Source: an optimization exercise on an open RTL-to-GDS flow (aim: small area). Production flows keep margins and buffers that such runs may drop.
Function not checked in this run: the RTL went through the layout flow alone.

drive_strength.png
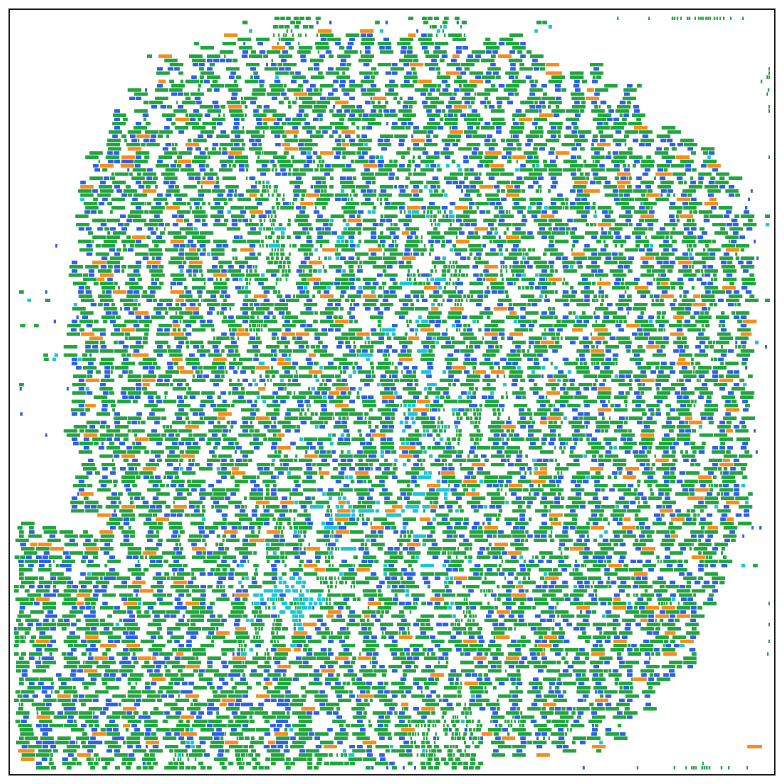
met3.png
Scale bar: 100 µm.
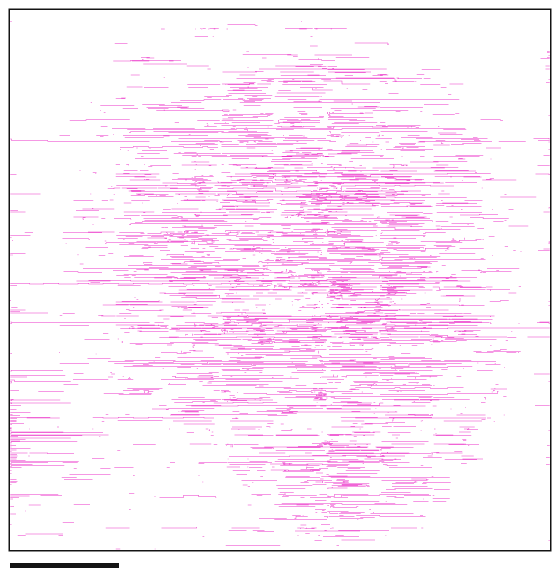
hierarchy.png
Other sequential cells in the stronger gray, the rest of the logic in the fainter gray.
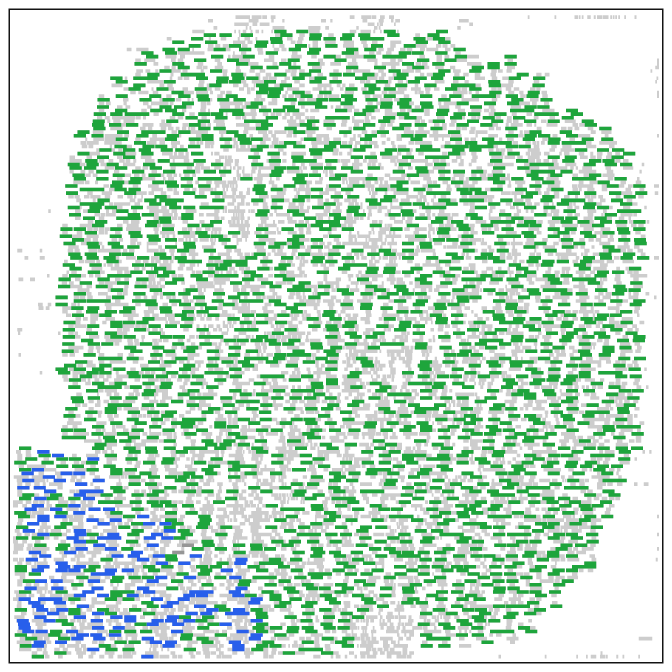
port_nets.png
Scale bar: 100 µm.
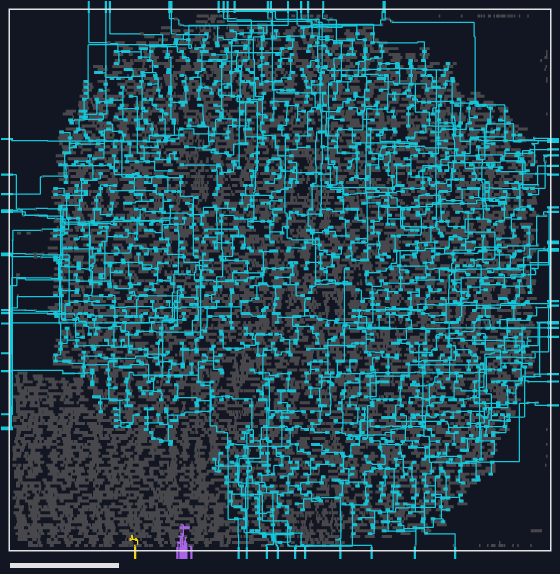
final_congestion.png
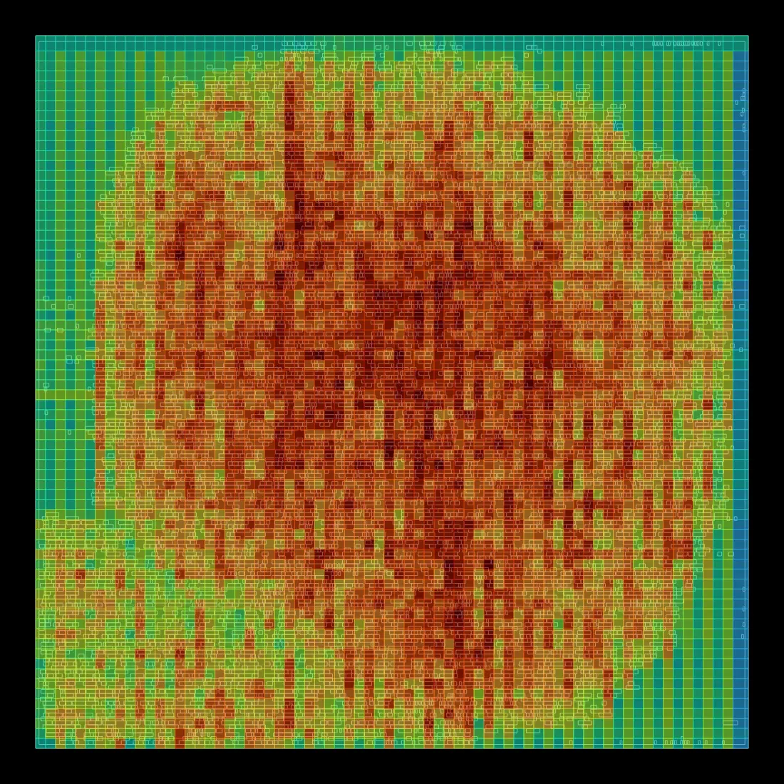
[run.sh]
#!/bin/bash
# synth_recipe.tcl (not shown) runs the flow's synth.tcl, then flattens the netlist and writes it again
# the make line also repeats each setting of config.mk as NAME=value (left out here)
make -C /OpenROAD-flow-scripts/flow DESIGN_CONFIG=/design/flow/config.mk WORK_HOME=/design/flow/orfs CLKGATE_MAP_FILE= SYNTH_SCRIPT=/design/flow/synth_recipe.tcl finish
[constraint.sdc]
create_clock -name core_clock -period 12.0 [get_ports {ACLK}]
set_input_delay 2.4000 -clock core_clock [delete_from_list [all_inputs] [get_ports {ACLK}]]
set_output_delay 2.4000 -clock core_clock [all_outputs]
set_load 0.01 [all_outputs]
[config.mk]
export PLATFORM = sky130hd
export DESIGN_NAME = top
export DESIGN_NICKNAME = top
export VERILOG_FILES = /design/flow/design.v
export SDC_FILE = /design/flow/constraint.sdc
export NUM_CORES = 4
export LEC_CHECK = 0
export CAP_MARGIN = 20
export CORE_MARGIN = 2
export CORE_UTILIZATION = 45
export PLACE_DENSITY = 0.6
export SLEW_MARGIN = 20
[design.v]
`timescale 1ns / 1ps
module axi_lite_slave(    
input logic ACLK,
input logic ARESETn,
input logic AWVALID,
input logic [31:0]AWADDR, 
input logic [2:0]AWPROT, 
output logic AWREADY,
input logic WVALID,
input logic [31:0] WDATA, 
input logic [3:0] WSTRB,
output logic WREADY,
input logic BREADY,
output logic BVALID,
output logic [1:0] BRESP,
input logic ARVALID,
input logic [31:0] ARADDR, 
input logic [2:0] ARPROT, 
output logic ARREADY,
input logic RREADY,
output logic RVALID,
output logic [31:0] RDATA, 
output logic [1:0] RRESP,
output logic [31:0] rd_base_addr,
output logic [31:0] wr_base_addr,
output logic [31:0] done_signal,
output logic [31:0] start_signal,
output logic busy                       
    );
parameter N=4;                          
logic [31:0] DataReg [0:N-1];               
logic [31:0]rd_addr;             
logic [31:0]wr_addr;
logic [31:0]rd_data;
logic [31:0]wr_data;
logic [1:0] wr_reg_sel;
logic [1:0] rd_reg_sel;
logic wr_en;
assign wr_reg_sel=wr_addr[3:2];
assign rd_reg_sel=rd_addr[3:2];
assign rd_base_addr=DataReg[3];
assign wr_base_addr=DataReg[2];
assign start_signal=DataReg[0];
assign done_signal=DataReg[1]; 
always_ff@(posedge ACLK,negedge ARESETn)
if(!ARESETn)
    wr_en<=0;
else if(WVALID&&WREADY&&AWVALID&&AWREADY)
    wr_en<=1;                             
else 
    wr_en<=0;
always_ff@(posedge ACLK,negedge ARESETn)
if(!ARESETn)
    busy<=0;
else if(AWVALID||WVALID)
    busy<=1;
else if(wr_en)
    busy<=0;
always_ff@(posedge ACLK,negedge ARESETn)
if(!ARESETn)
    AWREADY<=0;
else if(AWVALID&&WVALID&&~AWREADY)                         
    AWREADY<=1;
else if(AWVALID&&AWREADY&&WVALID)                          
    AWREADY<=0;
always_ff@(posedge ACLK,negedge ARESETn)
if(!ARESETn)
    wr_addr<=0;
else if(AWVALID&&AWREADY)
    wr_addr<=AWADDR;
always_ff@(posedge ACLK,negedge ARESETn)
if(!ARESETn)
    wr_data<=0;
else if(WVALID&&WREADY)
    wr_data<=WDATA;
always_ff@(posedge ACLK,negedge ARESETn)
if(!ARESETn)
    WREADY<=0;
else if(WVALID&&AWVALID&&~WREADY)
    WREADY<=1;
else if(WVALID&&WREADY&&AWVALID)
    WREADY<=0;
always_ff@(posedge ACLK,negedge ARESETn)
if(!ARESETn)
    for(int i=0;i<N;i++)
        DataReg[i]<=0;
else if(wr_en)
    DataReg[wr_reg_sel]<=wr_data;
always_ff@(posedge ACLK,negedge ARESETn)
if(!ARESETn)
    BVALID<=0;
else if(WVALID&&WREADY)
    BVALID<=1;
else if(BVALID&&BREADY&&BRESP==2'b00)
    BVALID<=0;
always_comb 
begin
    BRESP=2'b00;                       
end
always_ff@(posedge ACLK,negedge ARESETn)
if(!ARESETn)
    ARREADY<=0;
else if(ARVALID&&~ARREADY)
    ARREADY<=1;
else if(ARVALID&&ARREADY)          
    ARREADY<=0;
always_ff@(posedge ACLK,negedge ARESETn)
if(!ARESETn)
    rd_addr<=0;
else if(ARVALID&&ARREADY)            
    rd_addr<=ARADDR;
always_ff@(posedge ACLK,negedge ARESETn)
if(!ARESETn)
    RVALID<=0;
else if(ARREADY&&ARVALID)                 
    RVALID<=1;
else if(RVALID&&RREADY)                   
    RVALID<=0;
always_comb
begin
    RRESP=2'b00;
end
always_comb 
begin
    if(RVALID)
        RDATA=DataReg[rd_reg_sel];
    else
        RDATA=32'd0;    
end
endmodule
`timescale 1ns / 1ps
module axi_full_master(
input logic ACLK,
input logic ARESETn,
output logic AWVALID,           
output logic [31:0]AWADDR,
output logic [7:0]AWLEN,
output logic AWID,               
output logic [2:0]AWSIZE,        
output logic [1:0]AWBURST,       
output logic AWLOCK,             
output logic [3:0]AWCACHE,       
output logic [2:0]AWPROT,        
output logic [3:0]AWQOS,         
output logic AWUSER,             
input logic AWREADY,
output logic [63:0]WDATA,
output logic [7:0]WSTRB,
output logic WLAST,
output logic WUSER,              
output logic WVALID,
input logic WREADY,
output logic BREADY,
input logic BID,                 
input logic [1:0]BRESP,
input logic BUSER,               
input logic BVALID,
output logic ARID,               
output logic [31:0]ARADDR,
output logic [7:0]ARLEN,
output logic [2:0]ARSIZE,        
output logic [1:0]ARBURST,       
output logic ARLOCK,             
output logic [3:0]ARCACHE,       
output logic [2:0]ARPROT,        
output logic [3:0]ARQOS,         
output logic ARUSER,             
output logic ARVALID,       
input logic ARREADY,
output logic RREADY,
input logic RID,                 
input logic [63:0]RDATA,   
input logic [1:0]RRESP,          
input logic RLAST,          
input logic RUSER,               
input logic RVALID,
input logic start,
input logic [31:0] wr_base_addr,
input logic [31:0] rd_base_addr,
output logic done
    );
assign AWID = 1'b0;
assign AWSIZE  = 3'b011;
assign AWBURST = 2'b01;
assign AWLOCK  = 1'b0;
assign AWCACHE = 4'b0011;
assign AWPROT = 3'b000;
assign AWQOS = 4'b0000;
assign AWUSER = 1'b1;
assign WUSER = 1'b1;
assign ARID = 1'b0;
assign ARSIZE = 3'b011;
assign ARBURST = 2'b01;
assign ARLOCK = 1'b0;
assign ARCACHE = 4'b0011;
assign ARPROT = 3'b000;
assign ARQOS = 4'b0000;
assign ARUSER = 1'b1;
logic [9:0]wr_cnt;
logic [9:0]rd_cnt;
logic rd_done;
logic wr_done;
logic read_start;
logic write_start;
logic test_start;                    
logic test_done;                     
logic [31:0] rd_base_addr_r;         
logic [31:0] wr_base_addr_r;         
logic [9:0] test_len;             
logic [63:0] data_buffer [0:31];
enum {IDLE,READ,WRITE,DONE} State,NextState;
always_ff@(posedge ACLK,negedge ARESETn)
if(!ARESETn)
    test_len<=31;
always_ff@(posedge ACLK,negedge ARESETn)
if(!ARESETn)
    test_start<=0;
else
    test_start<=start;
always_ff@(posedge ACLK,negedge ARESETn)
if(!ARESETn)
    wr_base_addr_r<=0;
else
    wr_base_addr_r<=wr_base_addr;
always_ff@(posedge ACLK,negedge ARESETn)
if(!ARESETn)
    rd_base_addr_r<=0;
else
    rd_base_addr_r<=rd_base_addr;
always_ff@(posedge ACLK,negedge ARESETn)
if(!ARESETn)
    done<=0;
else 
    done<=test_done;
always_ff@(posedge ACLK,negedge ARESETn)
begin
    if(!ARESETn)
        State<=IDLE;
    else
        State<=NextState;
end
always@(*)
case(State)
    IDLE:if(test_start)
             NextState=READ;
         else
             NextState=IDLE;
    READ:if(rd_done)
             NextState=WRITE;
         else
             NextState=READ;
    WRITE:if(wr_done)
             NextState=DONE;
          else
             NextState=WRITE;
    DONE:NextState=IDLE;
    default:NextState=IDLE;
endcase
always_comb
   read_start=test_start;
always_ff@(posedge ACLK,negedge ARESETn)
if(!ARESETn)
    ARVALID<=1'b0;
else if(NextState==READ&&read_start)                       
    ARVALID<=1'b1;
else if(ARVALID==1'b1&&ARREADY==1'b1)                      
    ARVALID<=1'b0;
always_ff@(posedge ACLK,negedge ARESETn)
if(!ARESETn)
    ARADDR<=32'd0;
else if(NextState==READ&&read_start)
    ARADDR<=rd_base_addr_r;
always_ff@(posedge ACLK,negedge ARESETn)
if(!ARESETn)
   ARLEN<=8'd0;
else if(NextState==READ&&read_start)
   ARLEN<=test_len;
always_ff@(posedge ACLK,negedge ARESETn)
if(!ARESETn)
    rd_cnt<=10'd0;
else if(RVALID&&RREADY)       
    if(RLAST)
        rd_cnt<=0;
    else
        rd_cnt<=rd_cnt+1'b1;
always_ff@(posedge ACLK,negedge ARESETn)
if(!ARESETn)
    for(int i=0;i<32;i++)
        data_buffer[i]<=32'd0;
else if(RVALID&&RREADY)
    data_buffer[rd_cnt]<=RDATA;
always_ff@(posedge ACLK,negedge ARESETn)
if(!ARESETn)
    RREADY<=0;
else if(RVALID&&~RREADY)
    RREADY<=1;
else if(RVALID&&RREADY&&RLAST)                        
    RREADY<=0;
always_ff@(posedge ACLK,negedge ARESETn)
if(!ARESETn)
    rd_done<=0;
else if(RLAST)
    rd_done<=1;
else 
    rd_done<=0;
always_comb 
begin
    write_start=rd_done;    
end
always_ff@(posedge ACLK,negedge ARESETn)
if(!ARESETn)
   AWVALID<=0;
else if(NextState==WRITE&&write_start)
   AWVALID<=1;
else if(AWVALID&&AWREADY)                          
   AWVALID<=0;
always_ff@(posedge ACLK,negedge ARESETn)
if(!ARESETn)
   AWADDR<=32'd0;
else if(NextState==WRITE&&write_start)
   AWADDR<=wr_base_addr_r;
always_ff@(posedge ACLK,negedge ARESETn)
if(!ARESETn)
   AWLEN<=8'd0;
else if(NextState==WRITE&&write_start)
   AWLEN<=test_len;                                       
always_ff@(posedge ACLK,negedge ARESETn)
if(!ARESETn)
    wr_cnt<=10'd0;
else if(WVALID&&WREADY)                          
    if(WLAST)
        wr_cnt<=0;
    else
        wr_cnt<=wr_cnt+1;
always_ff@(posedge ACLK,negedge ARESETn)
if(!ARESETn)
    WVALID<=0;
else if(AWVALID&&AWREADY)                       
    WVALID<=1;
else if(WLAST&&WVALID&&WREADY)                  
    WVALID<=0;
always_ff@(posedge ACLK,negedge ARESETn)                  
if(!ARESETn)
    WSTRB<=8'd0;
else if(AWVALID&&AWREADY)                
    WSTRB<=8'hff;
always_comb 
begin
   if(WVALID&&WREADY)                                   
       WDATA=data_buffer[wr_cnt]+1;    
   else
       WDATA=0;
end
always_ff@(posedge ACLK,negedge ARESETn)
if(!ARESETn)
   WLAST<=0;
else if(wr_cnt==test_len-1&&WVALID&&WREADY)                            
   WLAST<=1;
else if(WLAST&&WVALID&&WREADY)                                         
   WLAST<=0;
always_ff@(posedge ACLK,negedge ARESETn)
if(!ARESETn)
   BREADY<=0;
else if(AWVALID&&AWREADY)
   BREADY<=1;
else if(BVALID&&BRESP==2'b00)                       
   BREADY<=0;
always_comb 
begin
    if(BREADY&&BVALID&&BRESP==2'b00)
        wr_done=1;
    else
        wr_done=0;    
end
always_comb
    test_done=wr_done;
endmodule
`timescale 1ns / 1ps
module top(
input logic ACLK,
input logic ARESETn,
input logic axilite_AWVALID,
input logic [31:0] axilite_AWADDR, 
input logic [2:0] axilite_AWPROT, 
output logic axilite_AWREADY,
input logic axilite_WVALID,
input logic [31:0] axilite_WDATA, 
input logic [3:0] axilite_WSTRB,
output logic axilite_WREADY,
input logic axilite_BREADY,
output logic axilite_BVALID,
output logic [1:0] axilite_BRESP,
input logic axilite_ARVALID,
input logic [31:0] axilite_ARADDR, 
input logic [2:0] axilite_ARPROT, 
output logic axilite_ARREADY,
input logic axilite_RREADY,
output logic axilite_RVALID,
output logic [31:0] axilite_RDATA, 
output logic [1:0] axilite_RRESP,
output logic busy,                            
output logic axifull_AWVALID,           
output logic [31:0] axifull_AWADDR,
output logic [7:0] axifull_AWLEN,
output logic axifull_AWID,               
output logic [2:0] axifull_AWSIZE,             
output logic [1:0] axifull_AWBURST,            
output logic axifull_AWLOCK,             
output logic [3:0] axifull_AWCACHE,            
output logic [2:0] axifull_AWPROT,             
output logic [3:0] axifull_AWQOS,              
output logic axifull_AWUSER,             
input logic axifull_AWREADY,
output logic [63:0] axifull_WDATA,
output logic [7:0] axifull_WSTRB,
output logic axifull_WLAST,
output logic axifull_WUSER,              
output logic axifull_WVALID,
input logic axifull_WREADY,
output logic axifull_BREADY,
input logic axifull_BID,                 
input logic [1:0] axifull_BRESP,
input logic axifull_BUSER,               
input logic axifull_BVALID,
output logic axifull_ARID,                
output logic [31:0] axifull_ARADDR,
output logic [7:0] axifull_ARLEN,
output logic [2:0] axifull_ARSIZE,             
output logic [1:0] axifull_ARBURST,            
output logic axifull_ARLOCK,             
output logic [3:0] axifull_ARCACHE,            
output logic [2:0] axifull_ARPROT,             
output logic [3:0] axifull_ARQOS,              
output logic axifull_ARUSER,             
output logic axifull_ARVALID,       
input logic axifull_ARREADY,
output logic axifull_RREADY,
input logic axifull_RID,                 
input logic [63:0] axifull_RDATA,   
input logic [1:0] axifull_RRESP,               
input logic axifull_RLAST,          
input logic axifull_RUSER,               
input logic axifull_RVALID,
output logic done
);
logic [31:0] rd_base_addr;
logic [31:0] wr_base_addr;
logic [31:0] start_signal;
logic [31:0] start_signal_ff;
logic [31:0] done_signal;
logic start;
always_ff@(posedge ACLK,negedge ARESETn)
if(!ARESETn)
    start<=0;
else if(start_signal[0]&&~start_signal_ff[0])           
    start<=1;
else 
    start<=0;
always_ff@(posedge ACLK,negedge ARESETn)
if(!ARESETn)
    start_signal_ff<=0;
else 
    start_signal_ff<=start_signal;
axi_lite_slave U(    
.ACLK(ACLK),
.ARESETn(ARESETn),
.AWVALID(axilite_AWVALID),
.AWADDR(axilite_AWADDR), 
.AWPROT(axilite_AWPROT), 
.AWREADY(axilite_AWREADY),
.WVALID(axilite_WVALID),
.WDATA(axilite_WDATA), 
.WSTRB(axilite_WSTRB),
.WREADY(axilite_WREADY),
.BREADY(axilite_BREADY),
.BVALID(axilite_BVALID),
.BRESP(axilite_BRESP),
.ARVALID(axilite_ARVALID),
.ARADDR(axilite_ARADDR), 
.ARPROT(axilite_ARPROT), 
.ARREADY(axilite_ARREADY),
.RREADY(axilite_RREADY),
.RVALID(axilite_RVALID),
.RDATA(axilite_RDATA), 
.RRESP(axilite_RRESP),
.rd_base_addr(rd_base_addr),
.wr_base_addr(wr_base_addr),
.done_signal(done_signal),
.start_signal(start_signal),
.busy(busy)                       
);
axi_full_master V(
.ACLK(ACLK),
.ARESETn(ARESETn),
.AWVALID(axifull_AWVALID),           
.AWADDR(axifull_AWADDR),
.AWLEN(axifull_AWLEN),
.AWID(axifull_AWID),               
.AWSIZE(axifull_AWSIZE),        
.AWBURST(axifull_AWBURST),       
.AWLOCK(axifull_AWLOCK),             
.AWCACHE(axifull_AWCACHE),       
.AWPROT(axifull_AWPROT),        
.AWQOS(axifull_AWQOS),         
.AWUSER(axifull_AWUSER),             
.AWREADY(axifull_AWREADY),
.WDATA(axifull_WDATA),
.WSTRB(axifull_WSTRB),
.WLAST(axifull_WLAST),
.WUSER(axifull_WUSER),              
.WVALID(axifull_WVALID),
.WREADY(axifull_WREADY),
.BREADY(axifull_BREADY),
.BID(axifull_BID),                 
.BRESP(axifull_BRESP),
.BUSER(axifull_BUSER),               
.BVALID(axifull_BVALID),
.ARID(axifull_ARID),               
.ARADDR(axifull_ARADDR),
.ARLEN(axifull_ARLEN),
.ARSIZE(axifull_ARSIZE),        
.ARBURST(axifull_ARBURST),       
.ARLOCK(axifull_ARLOCK),        
.ARCACHE(axifull_ARCACHE),       
.ARPROT(axifull_ARPROT),        
.ARQOS(axifull_ARQOS),         
.ARUSER(axifull_ARUSER),             
.ARVALID(axifull_ARVALID),       
.ARREADY(axifull_ARREADY),
.RREADY(axifull_RREADY),
.RID(axifull_RID),                 
.RDATA(axifull_RDATA),   
.RRESP(axifull_RRESP),          
.RLAST(axifull_RLAST),          
.RUSER(axifull_RUSER),               
.RVALID(axifull_RVALID),
.start(start),
.wr_base_addr(wr_base_addr),
.rd_base_addr(rd_base_addr),
.done(done)
);
endmodule
==> results.cfg <==
[critical_path]
cp-end-kind = primary output
regToRegEndpoint = V.data_buffer[12][28]$_DFFE_PN0P_
criticalPathCategory = flip-flop to primary output
cp_cell_sequence = buf_4 -> nand3b_1 -> buf_4 -> o2bb2ai_1 -> a221oi_1 -> and3_1 -> a21oi_1 -> nand4_1 -> nor4_1 -> nand4_1 -> buf_4 -> xnor2_1 -> nor2_1 -> clkdlybuf4s50_1
rrSetupSlack_ns = 7.55
crit_slowest_cell = nand3b_1
crit_end = axifull_WDATA[29]
setup.worst_path.start = V.wr_cnt[3]$_DFFE_PN0P_
cp.required_ns = 9.60
worstPathMaxFanout = 38
r2r_cells = 7
cpPeakStageDelay_ns = 0.97
crit_top_cell = buf_4
critPathLaunchType = flip-flop
arrival_ns = 8.67
timing.rr.start = V.RREADY$_DFFE_PN0P_

[timing]
setup_tns_ns = 0
post-route-period-util = 0.922
whs_ns = 0.345
fmax_mhz = 90.4
rsz0062_at_grt = no
slew_headroom = 0.118
worstMarginPinSlew_ns = 1.29
hold_violations = 0
drv_slew = 0
skew_ns = 0.0547
finalSetupViolations = 0
period_needed_ns = 11.07

[drt]
drt-met1-wl_um = 164000
final_antenna_net_count = 0
first_pass_iters = 8
vias_per_cell = 6.59
route.met2.wl_um = 186000
met3_length_um = 43500
drc = 0
first_iter_violations = 9018
top_layer_used = met5

[placement]
gp_congestion = 0.984
dp_hpwl_um = 264000
dp_cells = 10963

[synth]
synth_edf_count = 0
syn_avg_cell_area_um2 = 13.6
synth_seq_cells = 2378
syn_area_um2 = 108000
ys.warnings.count = 5
ys_types = 104
synth_seq_area_share = 0.552
async_flop_share = 1.00
syn_inst = 7945
yosys_most_used_dff = dfrtp_1

[hold_path]
hold_path_class = flip-flop to flip-flop
min_delay_path_depth = 0
worst_hold_path.endpoint = V.test_start$_DFF_PN0_
worstHoldStart = start$_DFF_PN0_

[clock_network]
ctsResizeCount = 0
cts-hold-fix-buffers = 0
clkLatencyLatePin_ns = 0.93
clock_path_buffers = 4
cts_sinks = 2378
cts_tree = done
clk_pin_slew_worst_paths_ns = 0.06
cts-root-buf = clkbuf_16
numCtsBuffers = 280
cts.htree.levels = 5
postCtsSetupBuffers = 0

[power]
clkPwrFrac = 0.279
p_comb_frac = 0.337
irDropWorstVdd_mv = 0.156
cellPowerDensity_nw_per_um2 = 244
switching_share = 0.360
net-switching-power_mw = 10.8
p_seq_frac = 0.384
p_total_mw = 29.9
intPower_mw = 19.2
p_leak_nw = 56.1

[floorplan]
die_w_um = 494
start_util = 0.453
die_h_um = 494
core_um2 = 238000
rows = 179

[final_layout]
fillers = 20163
drive_above_1_share = 0.392
multi_input_area_um2 = 44900
seq_area_um2 = 59500
final_common_cell = dfrtp_1
final_nets = 8284
final_cell_mix = dfrtp_1 (2,374), mux2_2 (2,334), mux2i_1 (309)

[global_routing]
grt_antenna_before_repair = 52
grt_pass1_wl_um = 594000
grt-ovfl-total = 0
grt_max_degree = 184
grt_pass1_vias = 74545

[job]
maxCapViolations = 0

[run_status]
outcome = timing/DRC/antenna clean
Back to the opening pictures, drive_strength.png:
[drive 3 to 4] cyan | cells: 336 | share: 4.1%
[drive 2] blue | cells: 2,523 | share: 31%
[drive 1 or less] green | cells: 5,028 | share: 61%
[drive 6 and up] orange | cells: 379 | share: 4.6%
bufs w/o clock: 597
Finished Cell Area: 123,000 µm²
Syn-to-layout area delta: 13.7%

Back to the opening pictures, met3.png:
wire length on this layer: 43.5 mm
main direction: horizontal
longest straight run: 179 µm
nets with wire on the layer: 870
vias: 75.5k
final WL: 429,000 µm
met3 usage: 0.0933

Back to the opening pictures, hierarchy.png:
[V] green | placed flops: 2,205 | where: widely spread
[U] blue | placed flops: 171 | where: bottom left
not colored: 2
die area: 244,000 µm²
Cell Count, Final, Fillers Out: 11.5k
fin util: 0.515

Back to the opening pictures, port_nets.png:
[axifull_WSTRB] purple | bits: 8 | direction: output | edge: bottom | end cells: 1 | buffers: 8 | wire: 117 µm
[axilite_AWVALID] yellow | bits: 1 | direction: input | edge: bottom | end cells: 3 | buffers: 1 | wire: 18.3 µm
[axifull_RDATA] cyan | bits: 64 | direction: input | edge: 22 right, 17 top, 15 left, 10 bottom | end cells: 2,048 | buffers: 81 | wire: 30.1 mm
io pins: 431
Port-buffer cells: 305

Back to the opening pictures, final_congestion.png:
wire length per cell: 37.4 µm
GRT met2 Usage: 0.511
GRT busiest layer: met2
grt met1 use: 0.446
Total Routing Usage GR: 0.347

[critical path: cells and delay by family (launching register included)]
kind,cells,cell delay (ns)
xor gates and xnor gates,1,0.76
DFF,1,0.92
and+or+nand+nor,6,3.34
buffers and inverters,4,2.06
AOI/OAI and AO/OA,3,0.57
[kinds of logic (layout without fill, tap and decap cells)]
kind of cell | count (synthesis) | after routing | synth area share
muxes | 2678 | 2678 | 0.280
adders and majority gates | 13 | 13 | 0.00151
and+or+nand+nor | 940 | 940 | 0.0509
buffers and inverters | 812 | 1086 | 0.0390
other | 2 | 78 | 0.0000696
AOI/OAI and AO/OA | 1086 | 1086 | 0.0744
xor gates and xnor gates | 36 | 36 | 0.00292
DFF | 2378 | 2378 | 0.552
[synthesized netlist by cell type, types with 90 or more instances]
cell type / number / area (µm²)
a21oi_1: 103 / 515
clkbuf_1: 520 / 1950
mux2_2: 2334 / 26300
mux2i_1: 309 / 3090
nand2_1: 201 / 754
a22oi_1: 304 / 2280
nand3_1: 90 / 450
nand3b_1: 100 / 751
dfrtp_1: 2378 / 59500
o22ai_1: 106 / 663
nor2_1: 134 / 503
o21ai_0: 121 / 606
[final cells by class]
class,count,area share
flip-flops and latches,2378,0.485
multi-input cells,4802,0.366
clock buffers,410,0.0670
repair buffers,597,0.0433
well taps,3167,0.0323
clock inverters,58,0.00503
inverters,21,0.000643
diodes,29,0.000592
[stage by stage]
stage | util | instance area [µm²] | setup WS [ns]
detailed placement | 0.478 | 114000 | 2.57
global route | 0.515 | 123000 | 1.23
CTS | 0.516 | 123000 | 1.58
finish | 0.515 | 123000 | 0.932
global placement | 0.478 | 114000 | 2.62
floorplan | - | 108000 | 4.46
[flip-flops by register name, indices dropped and copies added (netlist names), 2 cells and up]
name / count
V.rd_cnt: 5
U.rd_addr: 2
U.wr_data: 32
V.AWADDR: 32
V.wr_cnt: 10
U.wr_addr: 2
V.wr_base_addr_r: 32
V.rd_base_addr_r: 32
U.DataReg: 128
V.ARADDR: 32
V.State: 2
V.data_buffer: 2048
[power groups by stage]
stage | logic [mW] | registers (mW) | clock network (mW)
6_report | 10.1 | 11.5 | 8.36
5_1_grt | 10.3 | 11.8 | 8.76
2_1_floorplan | 5.73 | 11.2 | 0
3_5_place_dp | 9.74 | 11.6 | 0
4_1_cts | 9.78 | 11.5 | 8.43
3_3_place_gp | 9.58 | 11.5 | 0

==> static timing again, ports no longer ideal <==
No port has a modelled driver above. Below, the same layout with a new extraction and two added sets of constraints. Step 1 (the two cells are an assumption about what drives the block):
set clk [get_ports {ACLK}]
set_driving_cell -lib_cell sky130_fd_sc_hd__clkbuf_16 $clk
set_driving_cell -lib_cell sky130_fd_sc_hd__buf_2 [delete_from_list [all_inputs] $clk]
Step 2 adds t to the input delays and takes it off the output delays; t is the mean of the earliest and latest rising clock arrival at the registers after step 1. Input paths then give back, and output paths get back, about the clock's delay inside the block. a / b / c = ideal ports / drivers / drivers and shift; a / b = the first two.
t (ns): 1.012
setup WS [ns]: 0.932 / 0.841 / 1.853
latest minus earliest clock arrival (ns): 0.089 / 0.089
worst data-port slew with drivers (ns): 0.17
cell pins on the clock port's net: 1
After both steps this run still meets setup and hold. The setup slack of this run moves by -0.091 ns with the drivers and by +0.921 ns with both steps.
